What follows belongs to an exercise in optimizing a design on an open flow for small area and a short achievable clock period; a production flow would make more cautious choices.
Some runs may be left out. An edit can pass the tests and still lose a function that they never use.
Function was not checked in any run shown here: the RTL went through the layout flow alone.

==> flow/design.v, too long to show whole: its modules and the start of the top module <==
// module ROTATING_VECTORING: 3509 lines
module ROTATING_VECTORING(clk, xi, yi, xf, yf);
  // ...
==> flow/run.sh <==
#!/bin/bash
# synth_recipe.tcl (not shown) runs the flow's synth.tcl, then flattens the netlist and writes it again
# the make line also repeats each setting of config.mk as NAME=value (left out here)
make -C /OpenROAD-flow-scripts/flow DESIGN_CONFIG=/design/flow/config.mk WORK_HOME=/design/flow/orfs CLKGATE_MAP_FILE= SYNTH_SCRIPT=/design/flow/synth_recipe.tcl finish
==> flow/config.mk <==
export PLATFORM = sky130hd
export DESIGN_NAME = ROTATING_VECTORING
export DESIGN_NICKNAME = ROTATING_VECTORING
export VERILOG_FILES = /design/flow/design.v
export SDC_FILE = /design/flow/constraint.sdc
export NUM_CORES = 4
export LEC_CHECK = 0
export ABC_AREA = 1
export CAP_MARGIN = 20
export CORE_MARGIN = 2
export CORE_UTILIZATION = 40
export SETUP_SLACK_MARGIN = 5
export SLEW_MARGIN = 20
==> flow/constraint.sdc <==
create_clock -name core_clock -period 8.0 [get_ports {clk}]
set_input_delay 1.6000 -clock core_clock [delete_from_list [all_inputs] [get_ports {clk}]]
set_output_delay 1.6000 -clock core_clock [all_outputs]
set_load 0.01 [all_outputs]
### Port wiring, run 1

(1.5 px per µm)
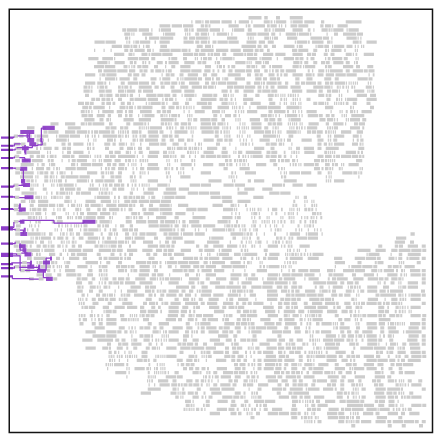
color	port	direction	end cells	buffers	wire
purple	yi	input	34	16	308 µm
port bufs: 64
I/O pins: 65

### Routed metal, one color a layer, run 1

(1.5 px per µm) Two of the layers only.
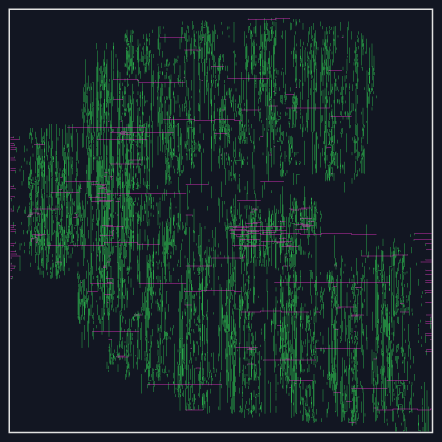
color	layer	wire length
green	metal 2	30.1 mm
magenta	metal 3	2090 µm
wire per inst: 13.0 µm
Tot GR Track Use: 15.6%
Routed WL: 61700 µm

### Top view of the die, run 1

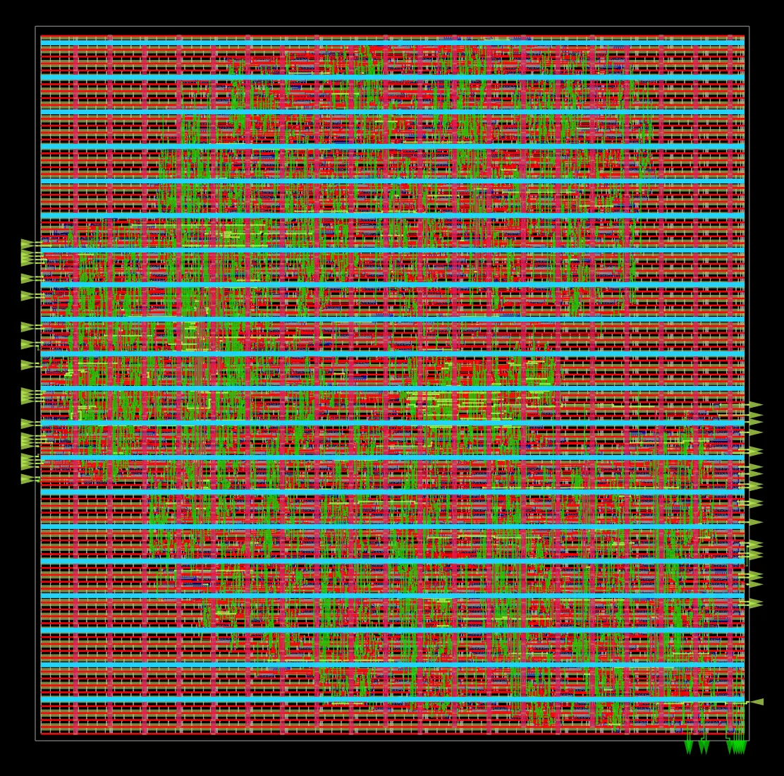
num rows: 101
Die ar.: 79100 µm²
non-filler cells, final: 4732
Die Ht: 281 µm
Core Util, Final: 46.6%

### Cell classes on the final placement, run 1

(1.5 px per µm)
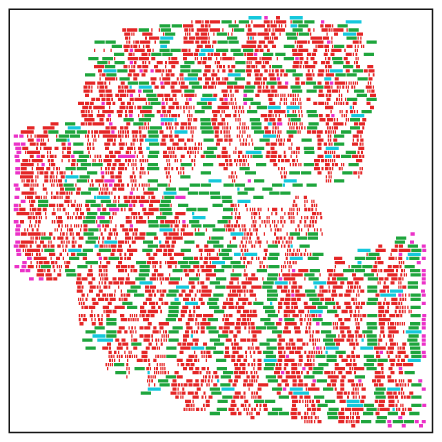
color	class	cells	share of their area
cyan	clock drivers and dummy loads	94	5.2%
red	combinational and other logic	2989	63%
magenta	remaining buffers and delay cells	131	3.4%
green	sequential cells	488	29%
sequential cell area share: 27.8%
fin area: 35500 µm²

==> reports/qor.yml, run 1 <==
status:
  status: "no timing/DRC/antenna violations"
logic_synthesis:
  yosysMostFrequentCell: "nand2_1"
  synth-edff-count: 0
  synth_cells: 3542
  syn_area_um2: 30700
  synth.ff_latch_count: 488
  ys_top_cells_by_area: "dfxtp_1, ha_1, xor2_1"
  synth_compound_area_share_pct: 8.91
  synth_ff_type: "dfxtp_1"
  synth_cell_type_count: 48
  synth_top_family_by_area: "adder cells"
  synthTopCellsByCount: "nand2_1, dfxtp_1, inv_1"
  synth.largest_area_cell: "dfxtp_1"
  avgSynthCellArea_um2: 8.68
  synthesis.nets: 4040
  muxShareOfSynthArea_pct: 0.0326
  ys_warn_count: 1
  async_reset_ff_share_pct: 0
  synth_seq_area_share_pct: 31.8
  synth_xor_area_share_pct: 16.6
  synthSimpleGateAreaFrac_pct: 14.4
  synth_top_area_share_pct: 31.8
  synthAdderAreaFrac_pct: 21.9
drt:
  drtAntennaViolNets: 0
  wl_met3_um: 2090
  wl_met2_um: 30100
  wl_met1_um: 27400
  top_layer_used: "met4"
  drt-pass1-iter-count: 8
  vias: 21800
  viasPerCell: 4.61
  route.detailed.drc: 0
  drtIter0Drc: 727
finish:
  regArea_um2: 9850
  drive_gt1_share_pct: 10.3
  multi_input_area_um2: 19800
  seq_cell_count: 488
  final_cell_mix: "nand2_1, dfxtp_1, inv_1"
  antennaDiodeCount: 0
  fill_cells: 7377
  clock_cell_area_share_pct: 5.05
  final_common_cell: "nand2_1"
  area_delta_synth_final_pct: 15.4
  largest_class: "multi-input combinational cells"
  inv_count: 432
  buffers: 131
  buffer_area_share_pct: 3.32
  multi_input_cells: 2557
  fin_nets: 4161
  multi_input_area_share_pct: 55.7
  clock_buffer_count: 66
timing:
  setup_viol: 0
  finalWorstSetupSlack_ns: 4.95
  post-route-period-util_pct: 38.1
  max_freq_ghz: 0.328
  hold_slack_ns: 0.321
  tightest_slew_ns: 0.880
  relSlewSlack_pct: 40.9
  setup_tns_ns: 0
  final_hold_viol_count: 0
  fin_crit_ns: 3.05
  grt_setup_unrepaired: "true"
  drv_slew: 0
  skew_ns: 0.0182
flow_run:
  maxCapViolCount: 0
worst_setup_path:
  crit_family: "adder cells"
  crit_cells: 14
  critPathBufInv: 1
  regToRegSetupSlack_ns: 4.95
  crit_path_start_kind: "flop"
  path_cells: "or4_4 -> o21ai_2 -> xor2_1 -> fa_2 -> fa_2 -> nand3b_1 -> nand2_1 -> nand3_2 -> nand2_2 -> nand2_2 -> a21oi_4 -> inv_2 -> fa_1 -> xnor2_1"
  worstPathArrival_ns: 3.52
  max_stage_delay_ns: 0.53
  end_kind: "flop"
  worst_path_max_delay_cell: "or4_4"
  critPathRequiredTime_ns: 8.47
  path_class: "flop to flop"
  cp_max_fo: 2
  reg2reg_depth: 14
global_route:
  busiest_layer: "met2"
  met3_usage_pct: 2.18
  grt_max_degree: 31
  grt_use_met2_pct: 28.2
  grt_pass1_vias: 21400
  use_met1_pct: 18.7
  antenna_found_initial: 0
  grt_pass1_wl_um: 102000
  overflow: 0
place:
  gp_congestion: 0.900
  dp_hpwl_um: 49600
  dpl_cell_area_um2: 32400
  dp_slack_ns: 3.86
  dp_cells: 4574
clock_network:
  cts_buffer_depth: 3
  clockRootBuffer: "clkbuf_16"
  hold_buffers: 0
  cts_tree: "built"
  cts_setup_buffers: 29
  numClockSinks: 488
  cts_buffers: 53
  postCtsResizedCells: 134
  clock_latency_ns: 0.60
  htreeDepth: 2
  clk_pin_slew_worst_paths_ns: 0.06
floorplan:
  core_area_um2: 76100
  die_w_um: 281
  initial_core_util_pct: 40.4
  num_tap_cells: 1030
min_path:
  hold_class: "flop to flop"
  hold_depth: 0
==> run 2: changes to the inputs <==
--- a/flow/config.mk
+++ b/flow/config.mk
@@ -9,5 +9,6 @@
 export CAP_MARGIN = 20
 export CORE_MARGIN = 2
 export CORE_UTILIZATION = 40
+export PLACE_DENSITY = 0.75
 export SETUP_SLACK_MARGIN = 5
 export SLEW_MARGIN = 20
### Port wiring, run 2

(1.5 px per µm)
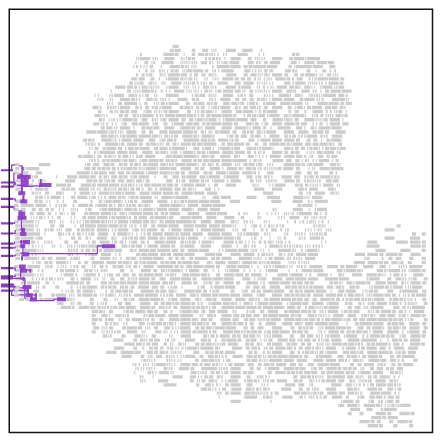
color	port	direction	end cells	buffers	wire
purple	yi	input	34	16	334 µm

### Wire density map, run 2

(1.5 px per µm) 28 x 28 tiles, from dark purple (low) to yellow (high), scaled to the fullest tile. Values are wire area over tile area, all layers added.
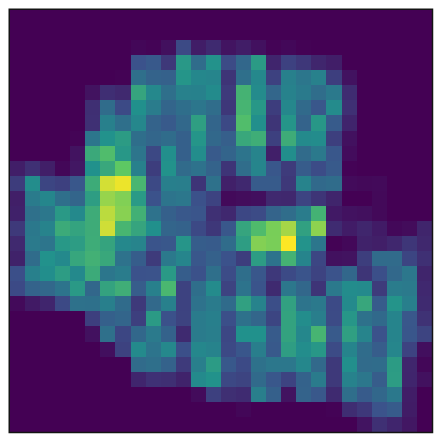
tiles over half the peak	12%
nearly empty tiles	34%
mean over tiles	0.13
fullest tile	0.57
Tot GR Track Use: 15.7%
via count: 22600
wire per inst: 13.3 µm
Routed WL: 63200 µm

==> reports/qor.yml, run 2 <==
status:
  status: "no timing/DRC/antenna violations"
logic_synthesis:
  synth.ff_latch_count: 488
  synth-edff-count: 0
  synth_cell_type_count: 48
  yosysMostFrequentCell: "nand2_1"
  synthSimpleGateAreaFrac_pct: 14.4
  synth_cells: 3542
  synth_top_area_share_pct: 31.8
  ys_top_cells_by_area: "dfxtp_1, ha_1, xor2_1"
  synthesis.nets: 4040
  async_reset_ff_share_pct: 0
  synth.largest_area_cell: "dfxtp_1"
  synth_xor_area_share_pct: 16.6
  synth_compound_area_share_pct: 8.91
  synth_top_family_by_area: "adder cells"
  synthTopCellsByCount: "nand2_1, dfxtp_1, inv_1"
  synth_seq_area_share_pct: 31.8
  avgSynthCellArea_um2: 8.68
  ys_warn_count: 1
  synthAdderAreaFrac_pct: 21.9
  syn_area_um2: 30700
  synth_ff_type: "dfxtp_1"
worst_setup_path:
  cp_max_fo: 2
  crit_path_start_kind: "flop"
  worstPathArrival_ns: 3.66
  reg2reg_depth: 14
  critPathBufInv: 2
  end_kind: "flop"
  max_stage_delay_ns: 0.53
  path_cells: "or4_4 -> o21ai_2 -> xor2_1 -> fa_2 -> fa_2 -> nand3b_1 -> nand2_2 -> nand3_2 -> nand2_2 -> nand2_2 -> a21oi_4 -> inv_2 -> fa_2 -> inv_1"
  regToRegSetupSlack_ns: 4.84
  crit_family: "adder cells"
  path_class: "flop to flop"
  critPathRequiredTime_ns: 8.50
timing:
  post-route-period-util_pct: 39.5
  setup_viol: 0
  fin_crit_ns: 3.16
  drv_slew: 0
  relSlewSlack_pct: 39.7
  tightest_slew_ns: 0.898
  hold_slack_ns: 0.316
  grt_setup_unrepaired: "true"
  final_hold_viol_count: 0
  skew_ns: 0.0226
  max_freq_ghz: 0.317
finish:
  final_cell_mix: "nand2_1, dfxtp_1, inv_1"
  multi_input_cells: 2558
  antennaDiodeCount: 0
  final_cells: 4749
  fill_cells: 7002
  final_cell_area_um2: 35700
  buffers: 142
  utilization_pct: 46.9
  inv_count: 432
  clock_cell_area_share_pct: 5.39
  multi_input_area_share_pct: 55.3
  clock_buffer_count: 65
  fin_nets: 4173
  multi_input_area_um2: 19700
  buffer_area_share_pct: 3.49
  area_delta_synth_final_pct: 16.0
  regArea_um2: 9840
  seq_cell_count: 488
  drive_gt1_share_pct: 10.6
  seq-cell-share_pct: 27.6
  final_common_cell: "nand2_1"
global_route:
  use_met1_pct: 18.5
  antenna_found_initial: 0
  overflow: 0
  met3_usage_pct: 1.95
  grt_max_degree: 32
  grt_use_met2_pct: 28.6
  busiest_layer: "met2"
  grt_pass1_vias: 22200
  grt_pass1_wl_um: 103000
drt:
  wl_met2_um: 31500
  top_layer_used: "met4"
  drtAntennaViolNets: 0
  wl_met3_um: 2120
  route.detailed.drc: 0
  wl_met1_um: 27200
  drt-pass1-iter-count: 5
  drtIter0Drc: 945
  viasPerCell: 4.76
place:
  dp_cells: 4573
  gp_congestion: 0.906
  port-buffer-count: 64
  dpl_cell_area_um2: 32400
  dp_hpwl_um: 49000
flow_run:
  maxCapViolCount: 0
floorplan:
  rows: 101
  initial_core_util_pct: 40.4
  core_area_um2: 76100
  io_pins: 65
  dieArea_um2: 79100
min_path:
  hold_class: "flop to flop"
  hold_depth: 0
clock_network:
  postCtsResizedCells: 102
  hold_buffers: 0
  clk_pin_slew_worst_paths_ns: 0.06
  cts_setup_buffers: 23
  clockRootBuffer: "clkbuf_16"
  htreeDepth: 2
  clock_latency_ns: 0.62
  cts_buffer_depth: 3
  numClockSinks: 488
  cts_buffers: 53
  cts_tree: "built"
### Cell classes on the final placement, run 2

(1.5 px per µm)
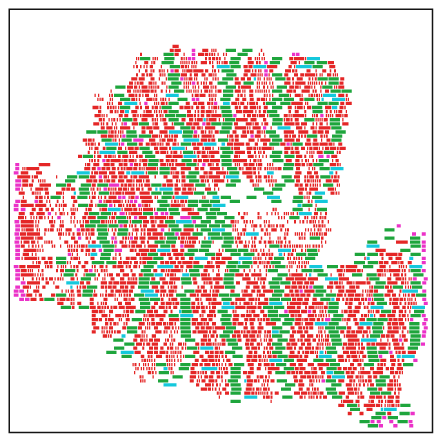
color	class	cells	share of their area
red	combinational and other logic	2990	62%
green	sequential cells	488	29%
cyan	clock drivers and dummy loads	99	5.6%
magenta	remaining buffers and delay cells	142	3.6%

--- run 3: outline of the changes from run 2 ---
flow/design.v: 3509 -> 3417 lines; modules unchanged: 0
  ROTATING_VECTORING: edited, 3509 -> 3417 lines
--- a/flow/config.mk
+++ b/flow/config.mk
@@ -10,5 +10,4 @@
 export CORE_MARGIN = 2
 export CORE_UTILIZATION = 40
-export PLACE_DENSITY = 0.75
 export SETUP_SLACK_MARGIN = 5
 export SLEW_MARGIN = 20
### Wire density map, run 3

(1.5 px per µm) 28 x 28 tiles, from dark purple (low) to yellow (high), scaled to the fullest tile. Values are wire area over tile area, all layers added.
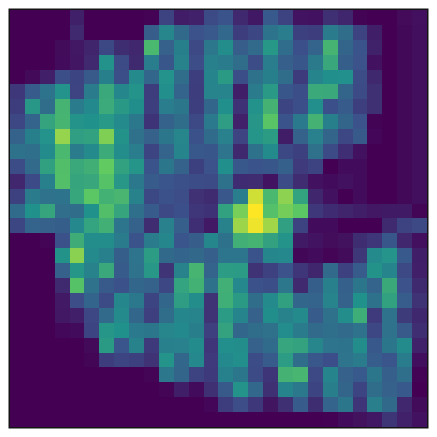
tiles over half the peak	14%
mean over tiles	0.12
fullest tile	0.45
nearly empty tiles	18%
emptiest ninth of the die	south-west

### Top view of the die, run 3

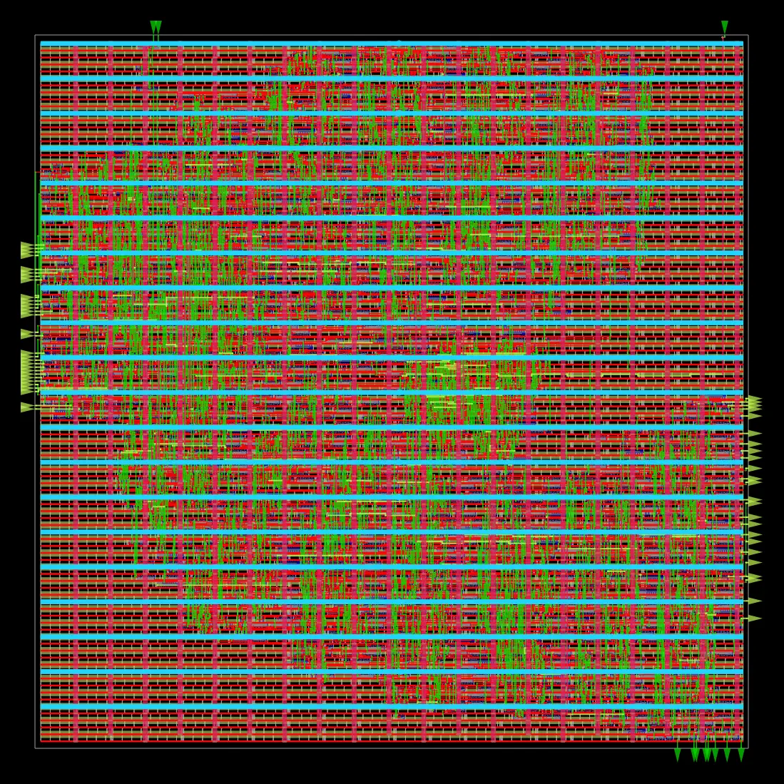
Routed WL: 59400 µm
Core Util, Final: 47.0%
Die Ht: 278 µm
non-filler cells, final: 4553
fin area: 35000 µm²

==> reports/qor.yml, run 3 <==
status:
  status: "no timing/DRC/antenna violations"
timing:
  fin_crit_ns: 2.97
  post-route-period-util_pct: 37.1
  finalWorstSetupSlack_ns: 5.03
  hold_slack_ns: 0.320
  setup_tns_ns: 0
  final_hold_viol_count: 0
  tightest_slew_ns: 0.659
  setup_viol: 0
  grt_setup_unrepaired: "true"
  drv_slew: 0
  relSlewSlack_pct: 55.9
  max_freq_ghz: 0.337
  skew_ns: 0.0314
drt:
  wl_met1_um: 27300
  route.detailed.drc: 0
  wl_met2_um: 29000
  vias: 21000
  drtIter0Drc: 820
  top_layer_used: "met4"
  wl_met3_um: 1730
  viasPerCell: 4.60
  drt-pass1-iter-count: 5
  drtAntennaViolNets: 0
  drt-wirelength-per-cell_um: 13.1
place:
  dpl_cell_area_um2: 31800
  dp_hpwl_um: 46600
  dp_slack_ns: 3.73
  dp_cells: 4393
  gp_congestion: 0.853
  port-buffer-count: 64
logic_synthesis:
  synth-edff-count: 0
  synthTopCellsByCount: "nand2_1, dfxtp_1, inv_1"
  synth_ff_type: "dfxtp_1"
  synth.ff_latch_count: 476
  synth_cell_type_count: 58
  synth.largest_area_cell: "dfxtp_1"
  synth_xor_area_share_pct: 15.9
  synth_compound_area_share_pct: 8.89
  yosysMostFrequentCell: "nand2_1"
  avgSynthCellArea_um2: 8.83
  synthesis.nets: 3907
  syn_area_um2: 30000
  synth_top_family_by_area: "adder cells"
  synth_seq_area_share_pct: 31.7
  synth_cells: 3404
  ys_warn_count: 1
  synthSimpleGateAreaFrac_pct: 15.1
  muxShareOfSynthArea_pct: 0.0375
  synthAdderAreaFrac_pct: 22.8
  synth_top_area_share_pct: 31.7
  async_reset_ff_share_pct: 0
  ys_top_cells_by_area: "dfxtp_1, ha_1, xor2_1"
clock_network:
  clockRootBuffer: "clkbuf_16"
  cts_tree: "built"
  clock_latency_ns: 0.62
  cts_buffers: 54
  clk_pin_slew_worst_paths_ns: 0.06
  htreeDepth: 2
  hold_buffers: 0
  cts_setup_buffers: 20
  postCtsResizedCells: 124
  numClockSinks: 476
  cts_buffer_depth: 3
global_route:
  met3_usage_pct: 2.06
  gr-usage-all-layers_pct: 15.1
  grt_pass1_wl_um: 98000
  antenna_found_initial: 1
  busiest_layer: "met2"
  grt_max_degree: 36
  overflow: 0
  grt_pass1_vias: 20400
  grt_use_met2_pct: 27.2
  use_met1_pct: 18.8
finish:
  clock_cell_area_share_pct: 5.61
  fill_cells: 7035
  fin_nets: 4044
  multi_input_area_share_pct: 55.6
  buffer_area_share_pct: 3.95
  drive_gt1_share_pct: 10.9
  area_delta_synth_final_pct: 16.4
  multi_input_area_um2: 19500
  largest_class: "multi-input combinational cells"
  antennaDiodeCount: 1
  multi_input_cells: 2504
  final_common_cell: "nand2_1"
  inv_count: 368
  clock_buffer_count: 68
  seq_cell_count: 476
  buffers: 137
  final_cell_mix: "nand2_1, dfxtp_1, inv_1"
  regArea_um2: 9560
worst_setup_path:
  reg2reg_depth: 13
  end_kind: "flop"
  crit_cells: 9
  worst_path_max_delay_cell: "clkdlybuf4s50_1"
  crit_family: "adder cells"
  worstPathArrival_ns: 3.46
  regToRegSetupSlack_ns: 5.03
  path_cells: "clkdlybuf4s50_1 -> ha_4 -> a21oi_4 -> nand2_2 -> nand2_4 -> nand2_8 -> fa_2 -> o21bai_4 -> xor2_1"
  critPathRequiredTime_ns: 8.49
  max_stage_delay_ns: 0.53
  cp_max_fo: 5
  path_class: "input pin to flop"
  critPathBufInv: 1
  crit_path_start_kind: "input pin"
floorplan:
  io_pins: 65
  num_tap_cells: 969
  die_w_um: 278
  initial_core_util_pct: 40.4
  dieArea_um2: 77300
min_path:
  hold_depth: 0
  hold_class: "flop to flop"
flow_run:
  maxCapViolCount: 0
### Cell classes on the final placement, run 3

(1.5 px per µm)
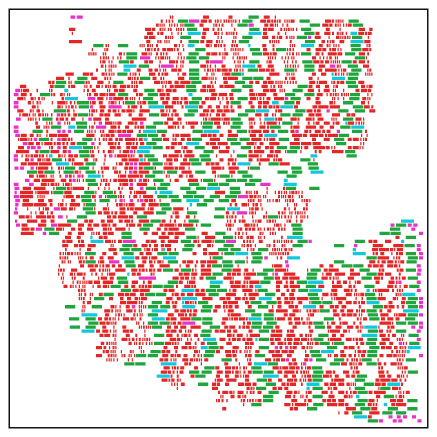
color	class	cells	share of their area
green	sequential cells	476	28%
cyan	clock drivers and dummy loads	98	5.8%
magenta	remaining buffers and delay cells	137	4.1%
red	combinational and other logic	2872	62%
core area: 74400 µm²
sequential cell area share: 27.3%
num rows: 100

==> run 4: changes to the inputs <==
--- a/flow/config.mk
+++ b/flow/config.mk
@@ -9,5 +9,8 @@
 export CAP_MARGIN = 20
 export CORE_MARGIN = 2
 export CORE_UTILIZATION = 40
+export CTS_CLUSTER_DIAMETER = 100
+export CTS_CLUSTER_SIZE = 24
+export PLACE_DENSITY = 0.75
 export SETUP_SLACK_MARGIN = 5
 export SLEW_MARGIN = 20
### Top view of the die, run 4

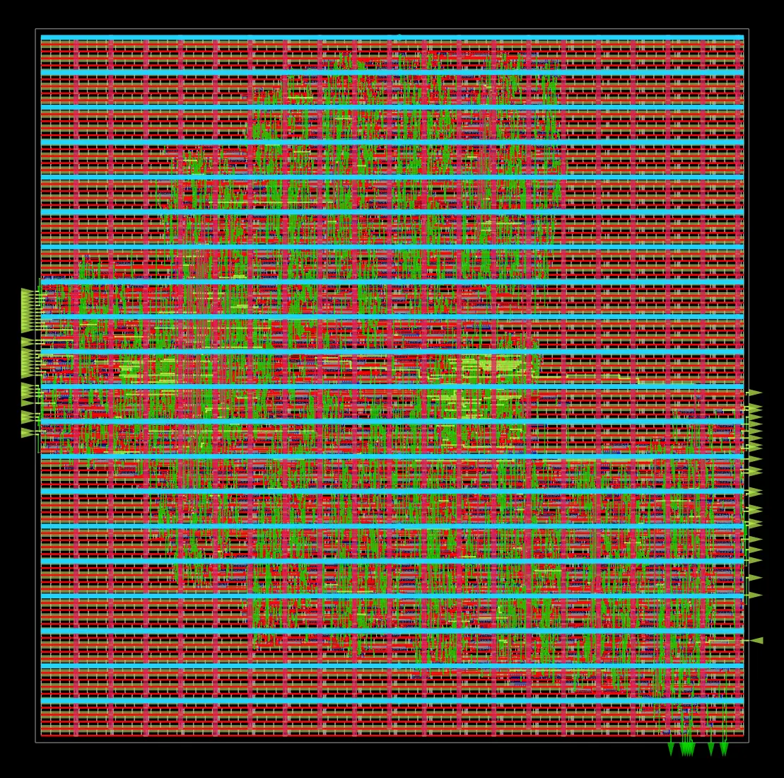
Die ar.: 77300 µm²
Routed WL: 57400 µm
Core Util, Final: 45.2%

### Wire density map, run 4

(1.5 px per µm) 28 x 28 tiles, from dark purple (low) to yellow (high), scaled to the fullest tile. Values are wire area over tile area, all layers added.
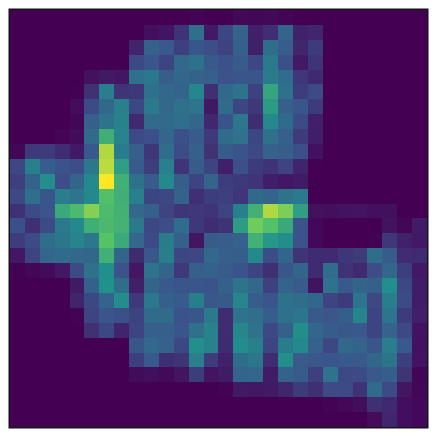
emptiest ninth of the die	north-east
densest ninth of the die	west
fullest tile	0.66
mean over tiles	0.12

==> reports/qor.yml, run 4 <==
clock_network:
  clockRootBuffer: "clkbuf_16"
  numClockSinks: 476
  hold_buffers: 0
  htreeDepth: 1
  cts_tree: "built"
  cts_setup_buffers: 29
  clock_latency_ns: 0.58
  clk_pin_slew_worst_paths_ns: 0.10
  postCtsResizedCells: 126
  cts_buffers: 25
  cts_buffer_depth: 3
global_route:
  busiest_layer: "met2"
  grt_use_met2_pct: 27.0
  overflow: 0
  use_met1_pct: 17.2
  grt_max_degree: 32
  antenna_found_initial: 0
  grt_pass1_wl_um: 96300
  grt_pass1_vias: 20800
  met3_usage_pct: 1.56
worst_setup_path:
  worst_path_max_delay_cell: "clkdlybuf4s50_1"
  max_stage_delay_ns: 0.53
  crit_cells: 9
  path_cells: "clkdlybuf4s50_1 -> ha_4 -> a21oi_4 -> nand2_2 -> nand2_4 -> nand2_8 -> fa_2 -> o21bai_1 -> xor2_1"
  crit_family: "adder cells"
  critPathRequiredTime_ns: 8.48
  cp_max_fo: 4
  critPathBufInv: 1
  end_kind: "flop"
  reg2reg_depth: 14
  crit_path_start_kind: "input pin"
  regToRegSetupSlack_ns: 5.04
  path_class: "input pin to flop"
  worstPathArrival_ns: 3.46
place:
  gp_congestion: 0.890
  dp_cells: 4391
  dp_hpwl_um: 45200
  port-buffer-count: 64
  dp_slack_ns: 3.74
  dpl_cell_area_um2: 31800
logic_synthesis:
  synth.largest_area_cell: "dfxtp_1"
  syn_area_um2: 30000
  async_reset_ff_share_pct: 0
  synth_top_area_share_pct: 31.7
  synth-edff-count: 0
  synth_top_family_by_area: "adder cells"
  synthesis.nets: 3907
  ys_warn_count: 1
  avgSynthCellArea_um2: 8.83
  ys_top_cells_by_area: "dfxtp_1, ha_1, xor2_1"
  synth.ff_latch_count: 476
  muxShareOfSynthArea_pct: 0.0375
  synth_seq_area_share_pct: 31.7
  synthTopCellsByCount: "nand2_1, dfxtp_1, inv_1"
  synth_cell_type_count: 58
  synth_xor_area_share_pct: 15.9
  synthAdderAreaFrac_pct: 22.8
  synth_cells: 3404
  yosysMostFrequentCell: "nand2_1"
  synth_ff_type: "dfxtp_1"
  synth_compound_area_share_pct: 8.89
  synthSimpleGateAreaFrac_pct: 15.1
drt:
  route.detailed.drc: 0
  wl_met2_um: 28300
  drtIter0Drc: 911
  wl_met1_um: 24900
  drtAntennaViolNets: 0
  wl_met3_um: 1830
  drt-pass1-iter-count: 5
  top_layer_used: "met4"
  viasPerCell: 4.78
finish:
  largest_class: "multi-input combinational cells"
  buffer_area_share_pct: 3.83
  area_delta_synth_final_pct: 12.1
  clock_cell_area_share_pct: 2.13
  final_common_cell: "nand2_1"
  clock_buffer_count: 25
  seq_cell_count: 476
  fin_nets: 4012
  antennaDiodeCount: 0
  multi_input_area_share_pct: 57.8
  final_cells: 4482
  fill_cells: 6835
  final_cell_area_um2: 33700
  seq-cell-share_pct: 28.4
  drive_gt1_share_pct: 9.37
  regArea_um2: 9570
  multi_input_cells: 2505
  multi_input_area_um2: 19500
  inv_count: 368
  final_cell_mix: "nand2_1, dfxtp_1, inv_1"
  buffers: 133
timing:
  finalWorstSetupSlack_ns: 5.01
  setup_tns_ns: 0
  hold_slack_ns: 0.331
  post-route-period-util_pct: 37.3
  drv_slew: 0
  tightest_slew_ns: 0.742
  skew_ns: 0.0208
  max_freq_ghz: 0.335
  grt_setup_unrepaired: "true"
  setup_viol: 0
  final_hold_viol_count: 0
  fin_crit_ns: 2.99
  relSlewSlack_pct: 50.0
floorplan:
  core_area_um2: 74400
  initial_core_util_pct: 40.4
  rows: 100
  die_y_um: 278
  io_pins: 65
  num_tap_cells: 969
  die_w_um: 278
min_path:
  hold_class: "flop to flop"
  hold_depth: 0
status:
  status: "no timing/DRC/antenna violations"
flow_run:
  maxCapViolCount: 0
### Routed metal, one color a layer, run 4

(1.5 px per µm) Two of the layers only.
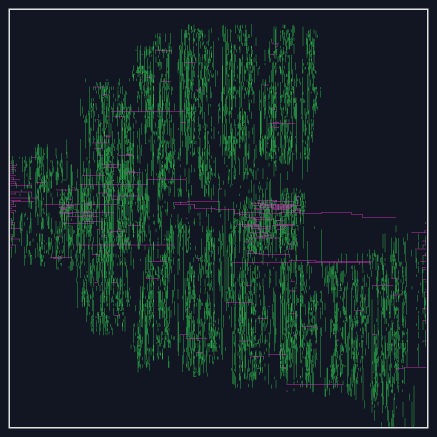
color	layer	wire length
green	metal 2	28.3 mm
magenta	metal 3	1830 µm
Tot GR Track Use: 14.6%
via count: 21400
wire per inst: 12.8 µm

==> run 5: too many edits to list; what changed since run 4 <==
flow/design.v: 3417 -> 3509 lines; modules unchanged: 0
  ROTATING_VECTORING: edited, 3417 -> 3509 lines
### Wire density map, run 5

(1.5 px per µm) 28 x 28 tiles, from dark purple (low) to yellow (high), scaled to the fullest tile. Values are wire area over tile area, all layers added.
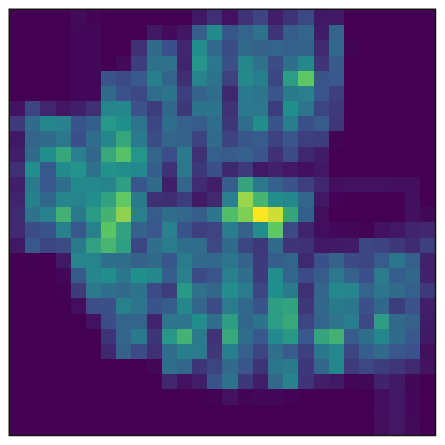
emptiest ninth of the die	south-west
mean over tiles	0.13
fullest tile	0.62
nearly empty tiles	31%

### Top view of the die, run 5

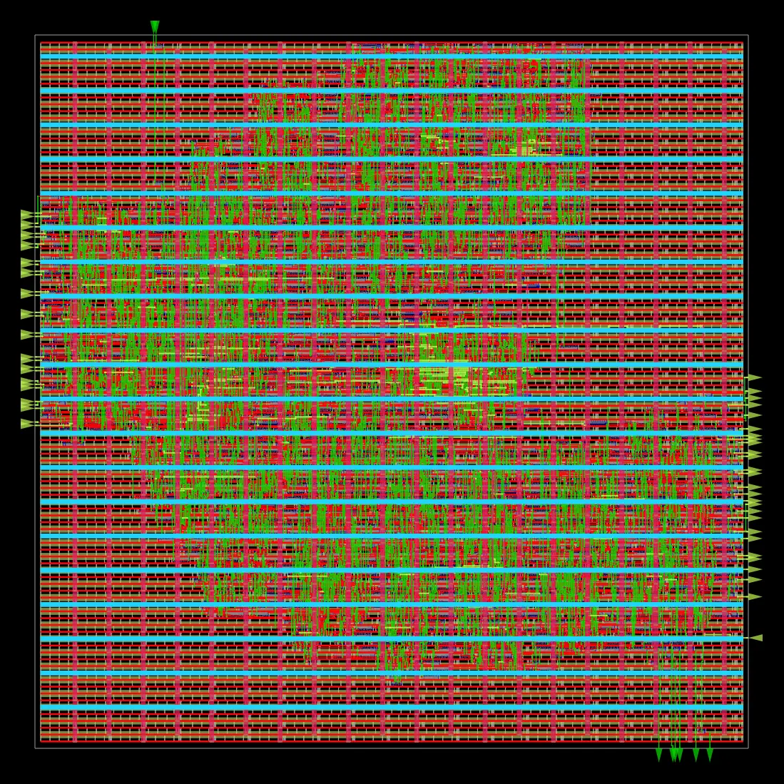
num rows: 102
Die Ht: 283 µm
non-filler cells, final: 4877

==> reports/qor.yml, run 5 <==
logic_synthesis:
  syn_area_um2: 31200
  synth_xor_area_share_pct: 14.9
  synthesis.nets: 4202
  async_reset_ff_share_pct: 0
  avgSynthCellArea_um2: 8.42
  yosysMostFrequentCell: "nand2_1"
  synth_top_family_by_area: "adder cells"
  synth-edff-count: 0
  synthTopCellsByCount: "nand2_1, inv_1, dfxtp_1"
  synthSimpleGateAreaFrac_pct: 15.4
  synth_cell_type_count: 62
  synth_seq_area_share_pct: 31.6
  synth_top_area_share_pct: 31.6
  synth.largest_area_cell: "dfxtp_1"
  synthAdderAreaFrac_pct: 21.6
clock_network:
  cts_buffer_depth: 3
  clockRootBuffer: "clkbuf_16"
  cts_setup_buffers: 25
  htreeDepth: 1
  postCtsResizedCells: 138
  numClockSinks: 492
  cts_buffers: 25
  hold_buffers: 0
  clk_pin_slew_worst_paths_ns: 0.09
global_route:
  grt_max_degree: 33
  grt_pass1_wl_um: 106000
  grt_pass1_vias: 22800
  gr-usage-all-layers_pct: 15.5
  busiest_layer: "met2"
  use_met1_pct: 18.2
  grt_use_met2_pct: 29.2
  met3_usage_pct: 1.61
  overflow: 0
drt:
  drtAntennaViolNets: 0
  wl_met3_um: 1790
  drtIter0Drc: 1104
  vias: 23100
  wl_met1_um: 27700
  drt-pass1-iter-count: 7
  drt-wirelength-per-cell_um: 13.2
  route.detailed.drc: 0
  viasPerCell: 4.73
  wl_met2_um: 32900
timing:
  relSlewSlack_pct: 51.7
  setup_tns_ns: 0
  finalWorstSetupSlack_ns: 5.06
  skew_ns: 0.0146
  max_freq_ghz: 0.340
  grt_setup_unrepaired: "true"
  tightest_slew_ns: 0.717
  setup_viol: 0
  drv_slew: 0
  hold_slack_ns: 0.321
flow_run:
  maxCapViolCount: 0
status:
  status: "no timing/DRC/antenna violations"
finish:
  buffers: 162
  clock_buffer_count: 26
  final_cell_area_um2: 35300
  final_common_cell: "nand2_1"
  fill_cells: 7316
  antennaDiodeCount: 0
  fin_nets: 4331
  clock_cell_area_share_pct: 1.94
  multi_input_area_um2: 19700
  largest_class: "multi-input combinational cells"
  seq-cell-share_pct: 28.0
  seq_cell_count: 492
  multi_input_cells: 2608
worst_setup_path:
  end_kind: "flop"
  max_stage_delay_ns: 0.56
  worst_path_max_delay_cell: "clkdlybuf4s50_1"
  reg2reg_depth: 18
  cp_max_fo: 6
  worstPathArrival_ns: 3.42
  crit_cells: 10
  critPathBufInv: 1
  critPathRequiredTime_ns: 8.48
  path_class: "input pin to flop"
  crit_path_start_kind: "input pin"
place:
  dp_cells: 4758
  dp_hpwl_um: 49500
  dpl_cell_area_um2: 32900
min_path:
  hold_depth: 0
  hold_class: "flop to flop"
floorplan:
  dieArea_um2: 80200
  die_w_um: 283
  io_pins: 65
  initial_core_util_pct: 40.3
### Routed metal, one color a layer, run 5

(1.5 px per µm) Two of the layers only.
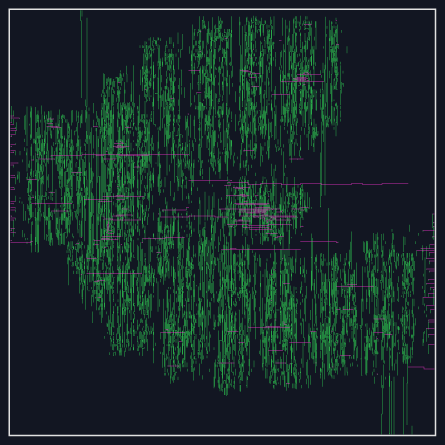
color	layer	wire length
green	metal 2	32.9 mm
magenta	metal 3	1790 µm

==> run 6: changes to the inputs <==
--- a/flow/design.v
+++ b/flow/design.v
@@ -532,7 +532,10 @@
   wire [15:0] ad3 = {(ad3_p15 ^ ad3_g14_4), (ad3_p14 ^ ad3_g13_4), (ad3_p13 ^ ad3_g12_4), (ad3_p12 ^ ad3_g11_4), (ad3_p11 ^ ad3_g10_4), (ad3_p10 ^ ad3_g9_4), (ad3_p9 ^ ad3_g8_4), (ad3_p8 ^ ad3_g7_3), (ad3_p7 ^ ad3_g6_3), (ad3_p6 ^ ad3_g5_3), (ad3_p5 ^ ad3_g4_3), (ad3_p4 ^ ad3_g3_2), (ad3_p3 ^ ad3_g2_2), (ad3_p2 ^ ad3_g1_1), (ad3_p1 ^ ad3_g0_0), (ad3_p0 ^ ((vx1[15] & (|vx1[0:0])) ^ ad3_m))};
   reg [15:0] vx2, vy2;
   reg [1:0] vE2;    
+  reg vzx2, vzy2;    
   always @(posedge clk) begin
+    vzx2 <= |ad2[1:0];
+    vzy2 <= |ad3[1:0];
     vx2 <= ad2;
     vy2 <= ad3;
     vE2 <= {ve1, ve0};
@@ -555,7 +558,7 @@
   wire ad4_p13 = vx2[13] ^ (vy2[15] ^ ad4_m);
   wire ad4_p14 = vx2[14] ^ (vy2[15] ^ ad4_m);
   wire ad4_p15 = vx2[15] ^ (vy2[15] ^ ad4_m);
-  wire ad4_g0_0 = (vx2[0] & (vy2[2] ^ ad4_m)) | (ad4_p0 & ((vy2[15] & (|vy2[1:0])) ^ ad4_m));
+  wire ad4_g0_0 = (vx2[0] & (vy2[2] ^ ad4_m)) | (ad4_p0 & ((vy2[15] & vzy2) ^ ad4_m));
   wire ad4_g1_0 = vx2[1] & (vy2[3] ^ ad4_m);
   wire ad4_g2_0 = vx2[2] & (vy2[4] ^ ad4_m);
   wire ad4_g3_0 = vx2[3] & (vy2[5] ^ ad4_m);
@@ -635,7 +638,7 @@
   wire ad4_pp14_4 = ad4_pp14_3 & ad4_pp7_3;
   wire ad4_g15_4 = ad4_g15_3 | (ad4_pp15_3 & ad4_g7_3);
   wire ad4_pp15_4 = ad4_pp15_3 & ad4_pp7_3;
-  wire [15:0] ad4 = {(ad4_p15 ^ ad4_g14_4), (ad4_p14 ^ ad4_g13_4), (ad4_p13 ^ ad4_g12_4), (ad4_p12 ^ ad4_g11_4), (ad4_p11 ^ ad4_g10_4), (ad4_p10 ^ ad4_g9_4), (ad4_p9 ^ ad4_g8_4), (ad4_p8 ^ ad4_g7_3), (ad4_p7 ^ ad4_g6_3), (ad4_p6 ^ ad4_g5_3), (ad4_p5 ^ ad4_g4_3), (ad4_p4 ^ ad4_g3_2), (ad4_p3 ^ ad4_g2_2), (ad4_p2 ^ ad4_g1_1), (ad4_p1 ^ ad4_g0_0), (ad4_p0 ^ ((vy2[15] & (|vy2[1:0])) ^ ad4_m))};
+  wire [15:0] ad4 = {(ad4_p15 ^ ad4_g14_4), (ad4_p14 ^ ad4_g13_4), (ad4_p13 ^ ad4_g12_4), (ad4_p12 ^ ad4_g11_4), (ad4_p11 ^ ad4_g10_4), (ad4_p10 ^ ad4_g9_4), (ad4_p9 ^ ad4_g8_4), (ad4_p8 ^ ad4_g7_3), (ad4_p7 ^ ad4_g6_3), (ad4_p6 ^ ad4_g5_3), (ad4_p5 ^ ad4_g4_3), (ad4_p4 ^ ad4_g3_2), (ad4_p3 ^ ad4_g2_2), (ad4_p2 ^ ad4_g1_1), (ad4_p1 ^ ad4_g0_0), (ad4_p0 ^ ((vy2[15] & vzy2) ^ ad4_m))};
   wire ad5_m = ~(ve2);
   wire ad5_p0 = vy2[0] ^ (vx2[2] ^ ad5_m);
   wire ad5_p1 = vy2[1] ^ (vx2[3] ^ ad5_m);
@@ -653,7 +656,7 @@
   wire ad5_p13 = vy2[13] ^ (vx2[15] ^ ad5_m);
   wire ad5_p14 = vy2[14] ^ (vx2[15] ^ ad5_m);
   wire ad5_p15 = vy2[15] ^ (vx2[15] ^ ad5_m);
-  wire ad5_g0_0 = (vy2[0] & (vx2[2] ^ ad5_m)) | (ad5_p0 & ((vx2[15] & (|vx2[1:0])) ^ ad5_m));
+  wire ad5_g0_0 = (vy2[0] & (vx2[2] ^ ad5_m)) | (ad5_p0 & ((vx2[15] & vzx2) ^ ad5_m));
   wire ad5_g1_0 = vy2[1] & (vx2[3] ^ ad5_m);
   wire ad5_g2_0 = vy2[2] & (vx2[4] ^ ad5_m);
   wire ad5_g3_0 = vy2[3] & (vx2[5] ^ ad5_m);
@@ -733,7 +736,7 @@
   wire ad5_pp14_4 = ad5_pp14_3 & ad5_pp7_3;
   wire ad5_g15_4 = ad5_g15_3 | (ad5_pp15_3 & ad5_g7_3);
   wire ad5_pp15_4 = ad5_pp15_3 & ad5_pp7_3;
-  wire [15:0] ad5 = {(ad5_p15 ^ ad5_g14_4), (ad5_p14 ^ ad5_g13_4), (ad5_p13 ^ ad5_g12_4), (ad5_p12 ^ ad5_g11_4), (ad5_p11 ^ ad5_g10_4), (ad5_p10 ^ ad5_g9_4), (ad5_p9 ^ ad5_g8_4), (ad5_p8 ^ ad5_g7_3), (ad5_p7 ^ ad5_g6_3), (ad5_p6 ^ ad5_g5_3), (ad5_p5 ^ ad5_g4_3), (ad5_p4 ^ ad5_g3_2), (ad5_p3 ^ ad5_g2_2), (ad5_p2 ^ ad5_g1_1), (ad5_p1 ^ ad5_g0_0), (ad5_p0 ^ ((vx2[15] & (|vx2[1:0])) ^ ad5_m))};
+  wire [15:0] ad5 = {(ad5_p15 ^ ad5_g14_4), (ad5_p14 ^ ad5_g13_4), (ad5_p13 ^ ad5_g12_4), (ad5_p12 ^ ad5_g11_4), (ad5_p11 ^ ad5_g10_4), (ad5_p10 ^ ad5_g9_4), (ad5_p9 ^ ad5_g8_4), (ad5_p8 ^ ad5_g7_3), (ad5_p7 ^ ad5_g6_3), (ad5_p6 ^ ad5_g5_3), (ad5_p5 ^ ad5_g4_3), (ad5_p4 ^ ad5_g3_2), (ad5_p3 ^ ad5_g2_2), (ad5_p2 ^ ad5_g1_1), (ad5_p1 ^ ad5_g0_0), (ad5_p0 ^ ((vx2[15] & vzx2) ^ ad5_m))};
   reg [15:0] vx3, vy3;
   reg [2:0] vE3;    
   reg vzx3, vzy3;    
@@ -1700,7 +1703,10 @@
   assign c1_new_n27 = (~c1_new_n24 & c1_new_n26);
   assign dn2 = ~((~c1_new_n21 & ~c1_new_n27));
   reg [2:1] rd2;
+  reg rzx2, rzy2;    
   always @(posedge clk) begin
+    rzx2 <= |ad13[1:0];
+    rzy2 <= |ad14[1:0];
     rx2 <= ad13;
     ry2 <= ad14;
     rd2 <= {dn2, rd1[1:1]};
@@ -1722,7 +1728,7 @@
   wire ad15_p13 = rx2[13] ^ (ry2[15] ^ ad15_m);
   wire ad15_p14 = rx2[14] ^ (ry2[15] ^ ad15_m);
   wire ad15_p15 = rx2[15] ^ (ry2[15] ^ ad15_m);
-  wire ad15_g0_0 = (rx2[0] & (ry2[2] ^ ad15_m)) | (ad15_p0 & ((ry2[15] & (|ry2[1:0])) ^ ad15_m));
+  wire ad15_g0_0 = (rx2[0] & (ry2[2] ^ ad15_m)) | (ad15_p0 & ((ry2[15] & rzy2) ^ ad15_m));
   wire ad15_g1_0 = rx2[1] & (ry2[3] ^ ad15_m);
   wire ad15_g2_0 = rx2[2] & (ry2[4] ^ ad15_m);
   wire ad15_g3_0 = rx2[3] & (ry2[5] ^ ad15_m);
@@ -1802,7 +1808,7 @@
   wire ad15_pp14_4 = ad15_pp14_3 & ad15_pp7_3;
   wire ad15_g15_4 = ad15_g15_3 | (ad15_pp15_3 & ad15_g7_3);
   wire ad15_pp15_4 = ad15_pp15_3 & ad15_pp7_3;
-  wire [15:0] ad15 = {(ad15_p15 ^ ad15_g14_4), (ad15_p14 ^ ad15_g13_4), (ad15_p13 ^ ad15_g12_4), (ad15_p12 ^ ad15_g11_4), (ad15_p11 ^ ad15_g10_4), (ad15_p10 ^ ad15_g9_4), (ad15_p9 ^ ad15_g8_4), (ad15_p8 ^ ad15_g7_3), (ad15_p7 ^ ad15_g6_3), (ad15_p6 ^ ad15_g5_3), (ad15_p5 ^ ad15_g4_3), (ad15_p4 ^ ad15_g3_2), (ad15_p3 ^ ad15_g2_2), (ad15_p2 ^ ad15_g1_1), (ad15_p1 ^ ad15_g0_0), (ad15_p0 ^ ((ry2[15] & (|ry2[1:0])) ^ ad15_m))};
+  wire [15:0] ad15 = {(ad15_p15 ^ ad15_g14_4), (ad15_p14 ^ ad15_g13_4), (ad15_p13 ^ ad15_g12_4), (ad15_p12 ^ ad15_g11_4), (ad15_p11 ^ ad15_g10_4), (ad15_p10 ^ ad15_g9_4), (ad15_p9 ^ ad15_g8_4), (ad15_p8 ^ ad15_g7_3), (ad15_p7 ^ ad15_g6_3), (ad15_p6 ^ ad15_g5_3), (ad15_p5 ^ ad15_g4_3), (ad15_p4 ^ ad15_g3_2), (ad15_p3 ^ ad15_g2_2), (ad15_p2 ^ ad15_g1_1), (ad15_p1 ^ ad15_g0_0), (ad15_p0 ^ ((ry2[15] & rzy2) ^ ad15_m))};
   wire ad16_m = ~(~rd2[2]);
   wire ad16_p0 = ry2[0] ^ (rx2[2] ^ ad16_m);
   wire ad16_p1 = ry2[1] ^ (rx2[3] ^ ad16_m);
@@ -1820,7 +1826,7 @@
   wire ad16_p13 = ry2[13] ^ (rx2[15] ^ ad16_m);
   wire ad16_p14 = ry2[14] ^ (rx2[15] ^ ad16_m);
   wire ad16_p15 = ry2[15] ^ (rx2[15] ^ ad16_m);
-  wire ad16_g0_0 = (ry2[0] & (rx2[2] ^ ad16_m)) | (ad16_p0 & ((rx2[15] & (|rx2[1:0])) ^ ad16_m));
+  wire ad16_g0_0 = (ry2[0] & (rx2[2] ^ ad16_m)) | (ad16_p0 & ((rx2[15] & rzx2) ^ ad16_m));
   wire ad16_g1_0 = ry2[1] & (rx2[3] ^ ad16_m);
   wire ad16_g2_0 = ry2[2] & (rx2[4] ^ ad16_m);
   wire ad16_g3_0 = ry2[3] & (rx2[5] ^ ad16_m);
@@ -1900,7 +1906,7 @@
   wire ad16_pp14_4 = ad16_pp14_3 & ad16_pp7_3;
   wire ad16_g15_4 = ad16_g15_3 | (ad16_pp15_3 & ad16_g7_3);
   wire ad16_pp15_4 = ad16_pp15_3 & ad16_pp7_3;
-  wire [15:0] ad16 = {(ad16_p15 ^ ad16_g14_4), (ad16_p14 ^ ad16_g13_4), (ad16_p13 ^ ad16_g12_4), (ad16_p12 ^ ad16_g11_4), (ad16_p11 ^ ad16_g10_4), (ad16_p10 ^ ad16_g9_4), (ad16_p9 ^ ad16_g8_4), (ad16_p8 ^ ad16_g7_3), (ad16_p7 ^ ad16_g6_3), (ad16_p6 ^ ad16_g5_3), (ad16_p5 ^ ad16_g4_3), (ad16_p4 ^ ad16_g3_2), (ad16_p3 ^ ad16_g2_2), (ad16_p2 ^ ad16_g1_1), (ad16_p1 ^ ad16_g0_0), (ad16_p0 ^ ((rx2[15] & (|rx2[1:0])) ^ ad16_m))};
+  wire [15:0] ad16 = {(ad16_p15 ^ ad16_g14_4), (ad16_p14 ^ ad16_g13_4), (ad16_p13 ^ ad16_g12_4), (ad16_p12 ^ ad16_g11_4), (ad16_p11 ^ ad16_g10_4), (ad16_p10 ^ ad16_g9_4), (ad16_p9 ^ ad16_g8_4), (ad16_p8 ^ ad16_g7_3), (ad16_p7 ^ ad16_g6_3), (ad16_p6 ^ ad16_g5_3), (ad16_p5 ^ ad16_g4_3), (ad16_p4 ^ ad16_g3_2), (ad16_p3 ^ ad16_g2_2), (ad16_p2 ^ ad16_g1_1), (ad16_p1 ^ ad16_g0_0), (ad16_p0 ^ ((rx2[15] & rzx2) ^ ad16_m))};
   reg [15:0] rx3, ry3;
   wire dn3;
   wire c2_new_n12;
### Cell classes on the final placement, run 6

(1.5 px per µm)
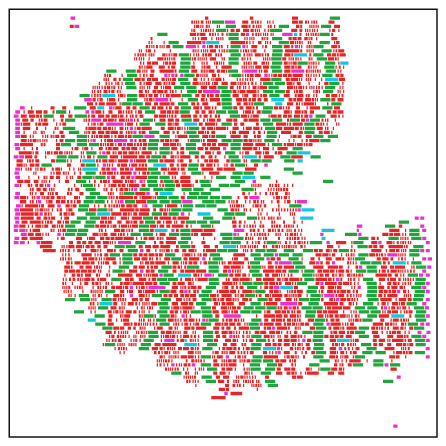
color	class	cells	share of their area
green	sequential cells	496	29%
cyan	clock drivers and dummy loads	36	2.3%
magenta	remaining buffers and delay cells	178	5.4%
red	combinational and other logic	3248	64%

### Routed metal, one color a layer, run 6

(1.5 px per µm) Two of the layers only.
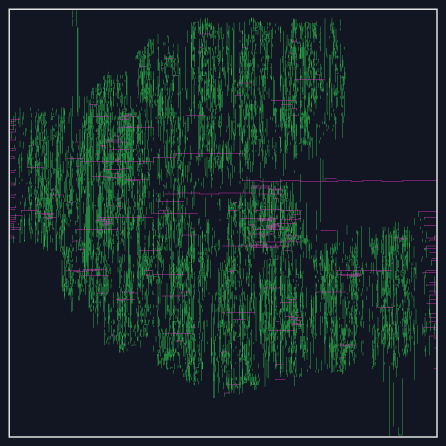
color	layer	wire length
magenta	metal 3	2000 µm
green	metal 2	32.5 mm

==> reports/qor.yml, run 6 <==
global_route:
  overflow: 0
  antenna_found_initial: 0
  grt_max_degree: 32
  busiest_layer: "met2"
  grt_pass1_vias: 22900
  grt_pass1_wl_um: 106000
  use_met1_pct: 18.5
  gr-usage-all-layers_pct: 15.4
  grt_use_met2_pct: 28.2
  met3_usage_pct: 1.63
place:
  dp_cells: 4859
  dpl_cell_area_um2: 33100
  dp_slack_ns: 4.01
  dp_hpwl_um: 49300
  port-buffer-count: 64
  gp_congestion: 0.881
finish:
  seq_cell_count: 496
  final_cell_area_um2: 36000
  utilization_pct: 46.4
  antennaDiodeCount: 1
  multi_input_area_um2: 19900
  buffer_area_share_pct: 5.18
  area_delta_synth_final_pct: 14.6
  final_cell_mix: "nand2_1, inv_1, dfxtp_1"
  regArea_um2: 9980
  seq-cell-share_pct: 27.7
  final_common_cell: "nand2_1"
  buffers: 178
  multi_input_cells: 2678
  multi_input_area_share_pct: 55.3
  clock_buffer_count: 30
  fin_nets: 4448
  largest_class: "multi-input combinational cells"
  final_cells: 4999
  drive_gt1_share_pct: 9.35
  fill_cells: 7324
  inv_count: 570
  clock_cell_area_share_pct: 2.21
logic_synthesis:
  muxShareOfSynthArea_pct: 0.0677
  synth_top_family_by_area: "adder cells"
  syn_area_um2: 31400
  synthSimpleGateAreaFrac_pct: 16.7
  avgSynthCellArea_um2: 8.26
  synthesis.nets: 4301
  synth_seq_area_share_pct: 31.6
  synth-edff-count: 0
  synth_cells: 3803
  synthTopCellsByCount: "nand2_1, inv_1, dfxtp_1"
  ys_warn_count: 1
  synth_xor_area_share_pct: 14.2
  synth.ff_latch_count: 496
  yosysMostFrequentCell: "nand2_1"
  synth_cell_type_count: 50
  async_reset_ff_share_pct: 0
  synth_compound_area_share_pct: 8.16
  synthAdderAreaFrac_pct: 21.4
  ys_top_cells_by_area: "dfxtp_1, ha_1, nand2_1"
  synth_top_area_share_pct: 31.6
  synth_ff_type: "dfxtp_1"
  synth.largest_area_cell: "dfxtp_1"
floorplan:
  core_area_um2: 77600
  initial_core_util_pct: 40.5
  dieArea_um2: 80800
  die_y_um: 284
  die_w_um: 284
  io_pins: 65
  num_tap_cells: 1040
  rows: 102
drt:
  viasPerCell: 4.76
  wl_met2_um: 32500
  route.detailed.drc: 0
  drtIter0Drc: 1185
  wl_um: 65600
  drtAntennaViolNets: 0
  drt-wirelength-per-cell_um: 13.1
  wl_met3_um: 2000
  drt-pass1-iter-count: 5
  vias: 23800
  wl_met1_um: 28700
  top_layer_used: "met4"
timing:
  finalWorstSetupSlack_ns: 5.01
  setup_tns_ns: 0
  skew_ns: 0.0150
  grt_setup_unrepaired: "true"
  drv_slew: 0
  fin_crit_ns: 2.99
  setup_viol: 0
  max_freq_ghz: 0.334
  hold_slack_ns: 0.332
  relSlewSlack_pct: 48.8
  tightest_slew_ns: 0.759
  final_hold_viol_count: 0
  post-route-period-util_pct: 37.4
worst_setup_path:
  reg2reg_depth: 18
  max_stage_delay_ns: 0.56
  crit_family: "adder cells"
  end_kind: "flop"
  worst_path_max_delay_cell: "fa_2"
  critPathRequiredTime_ns: 8.49
  worstPathArrival_ns: 3.48
  critPathBufInv: 5
  cp_max_fo: 8
  regToRegSetupSlack_ns: 5.01
  path_cells: "buf_12 -> nand2_4 -> inv_2 -> or2_4 -> nand2_2 -> o21ai_2 -> fa_2 -> fa_2 -> inv_2 -> nand3_2 -> nand2_2 -> nand3_2 -> nand2_2 -> nand3_2 -> nand2_2 -> inv_2 -> fa_2 -> inv_2"
  crit_path_start_kind: "flop"
  path_class: "flop to flop"
  crit_cells: 18
status:
  status: "no timing/DRC/antenna violations"
clock_network:
  cts_tree: "built"
  cts_buffers: 26
  cts_buffer_depth: 3
  numClockSinks: 496
  clockRootBuffer: "clkbuf_16"
  clock_latency_ns: 0.59
  htreeDepth: 1
  postCtsResizedCells: 166
  clk_pin_slew_worst_paths_ns: 0.09
  hold_buffers: 0
  cts_setup_buffers: 32
flow_run:
  maxCapViolCount: 0
min_path:
  hold_class: "flop to flop"
  hold_depth: 0
### Wire density map, run 6

(1.5 px per µm) 28 x 28 tiles, from dark purple (low) to yellow (high), scaled to the fullest tile. Values are wire area over tile area, all layers added.
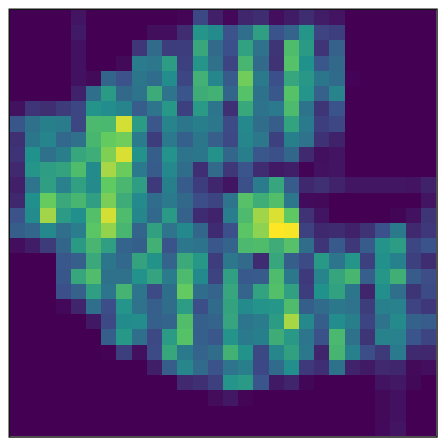
mean over tiles	0.13
tiles over half the peak	18%
nearly empty tiles	32%
emptiest ninth of the die	south-west
fullest tile	0.52

==> re-timing with driven ports <==
The results above use ideal ports. As a check the final layouts listed here were re-extracted and re-timed, cells and wires unchanged.
Step 1 (the two cells are an assumption about what drives the block):
set clk [get_ports {clk}]
set_driving_cell -lib_cell sky130_fd_sc_hd__clkbuf_16 $clk
set_driving_cell -lib_cell sky130_fd_sc_hd__buf_2 [delete_from_list [all_inputs] $clk]
Step 2 moves the port delays by t, midway between the first and last clock arrival at a register: inputs arrive t later, outputs are due t later. That takes back most of the time a late clock gives input paths.
Three values: ideal ports, drivers, drivers and shift; two values: the first two.
run	t (ns)	setup WS [ns]	slew at the worst register clock pin (ns)
run 1	0.659	4.950 / 4.950 / 4.425	0.07 / 0.07
run 2	0.669	4.843 / 4.843 / 4.459	0.07 / 0.07
run 3	0.663	5.032 / 5.033 / 4.402	0.06 / 0.06
run 4	0.625	5.014 / 5.039 / 4.426	0.10 / 0.10
run 5	0.641	5.060 / 5.088 / 4.462	0.10 / 0.10
run 6	0.640	5.009 / 5.009 / 4.410	0.10 / 0.10
After both steps setup and hold are still met in every run listed. The setup slack of run 3, which loses most, moves by +0.001 ns with the drivers and by -0.630 ns with both steps.
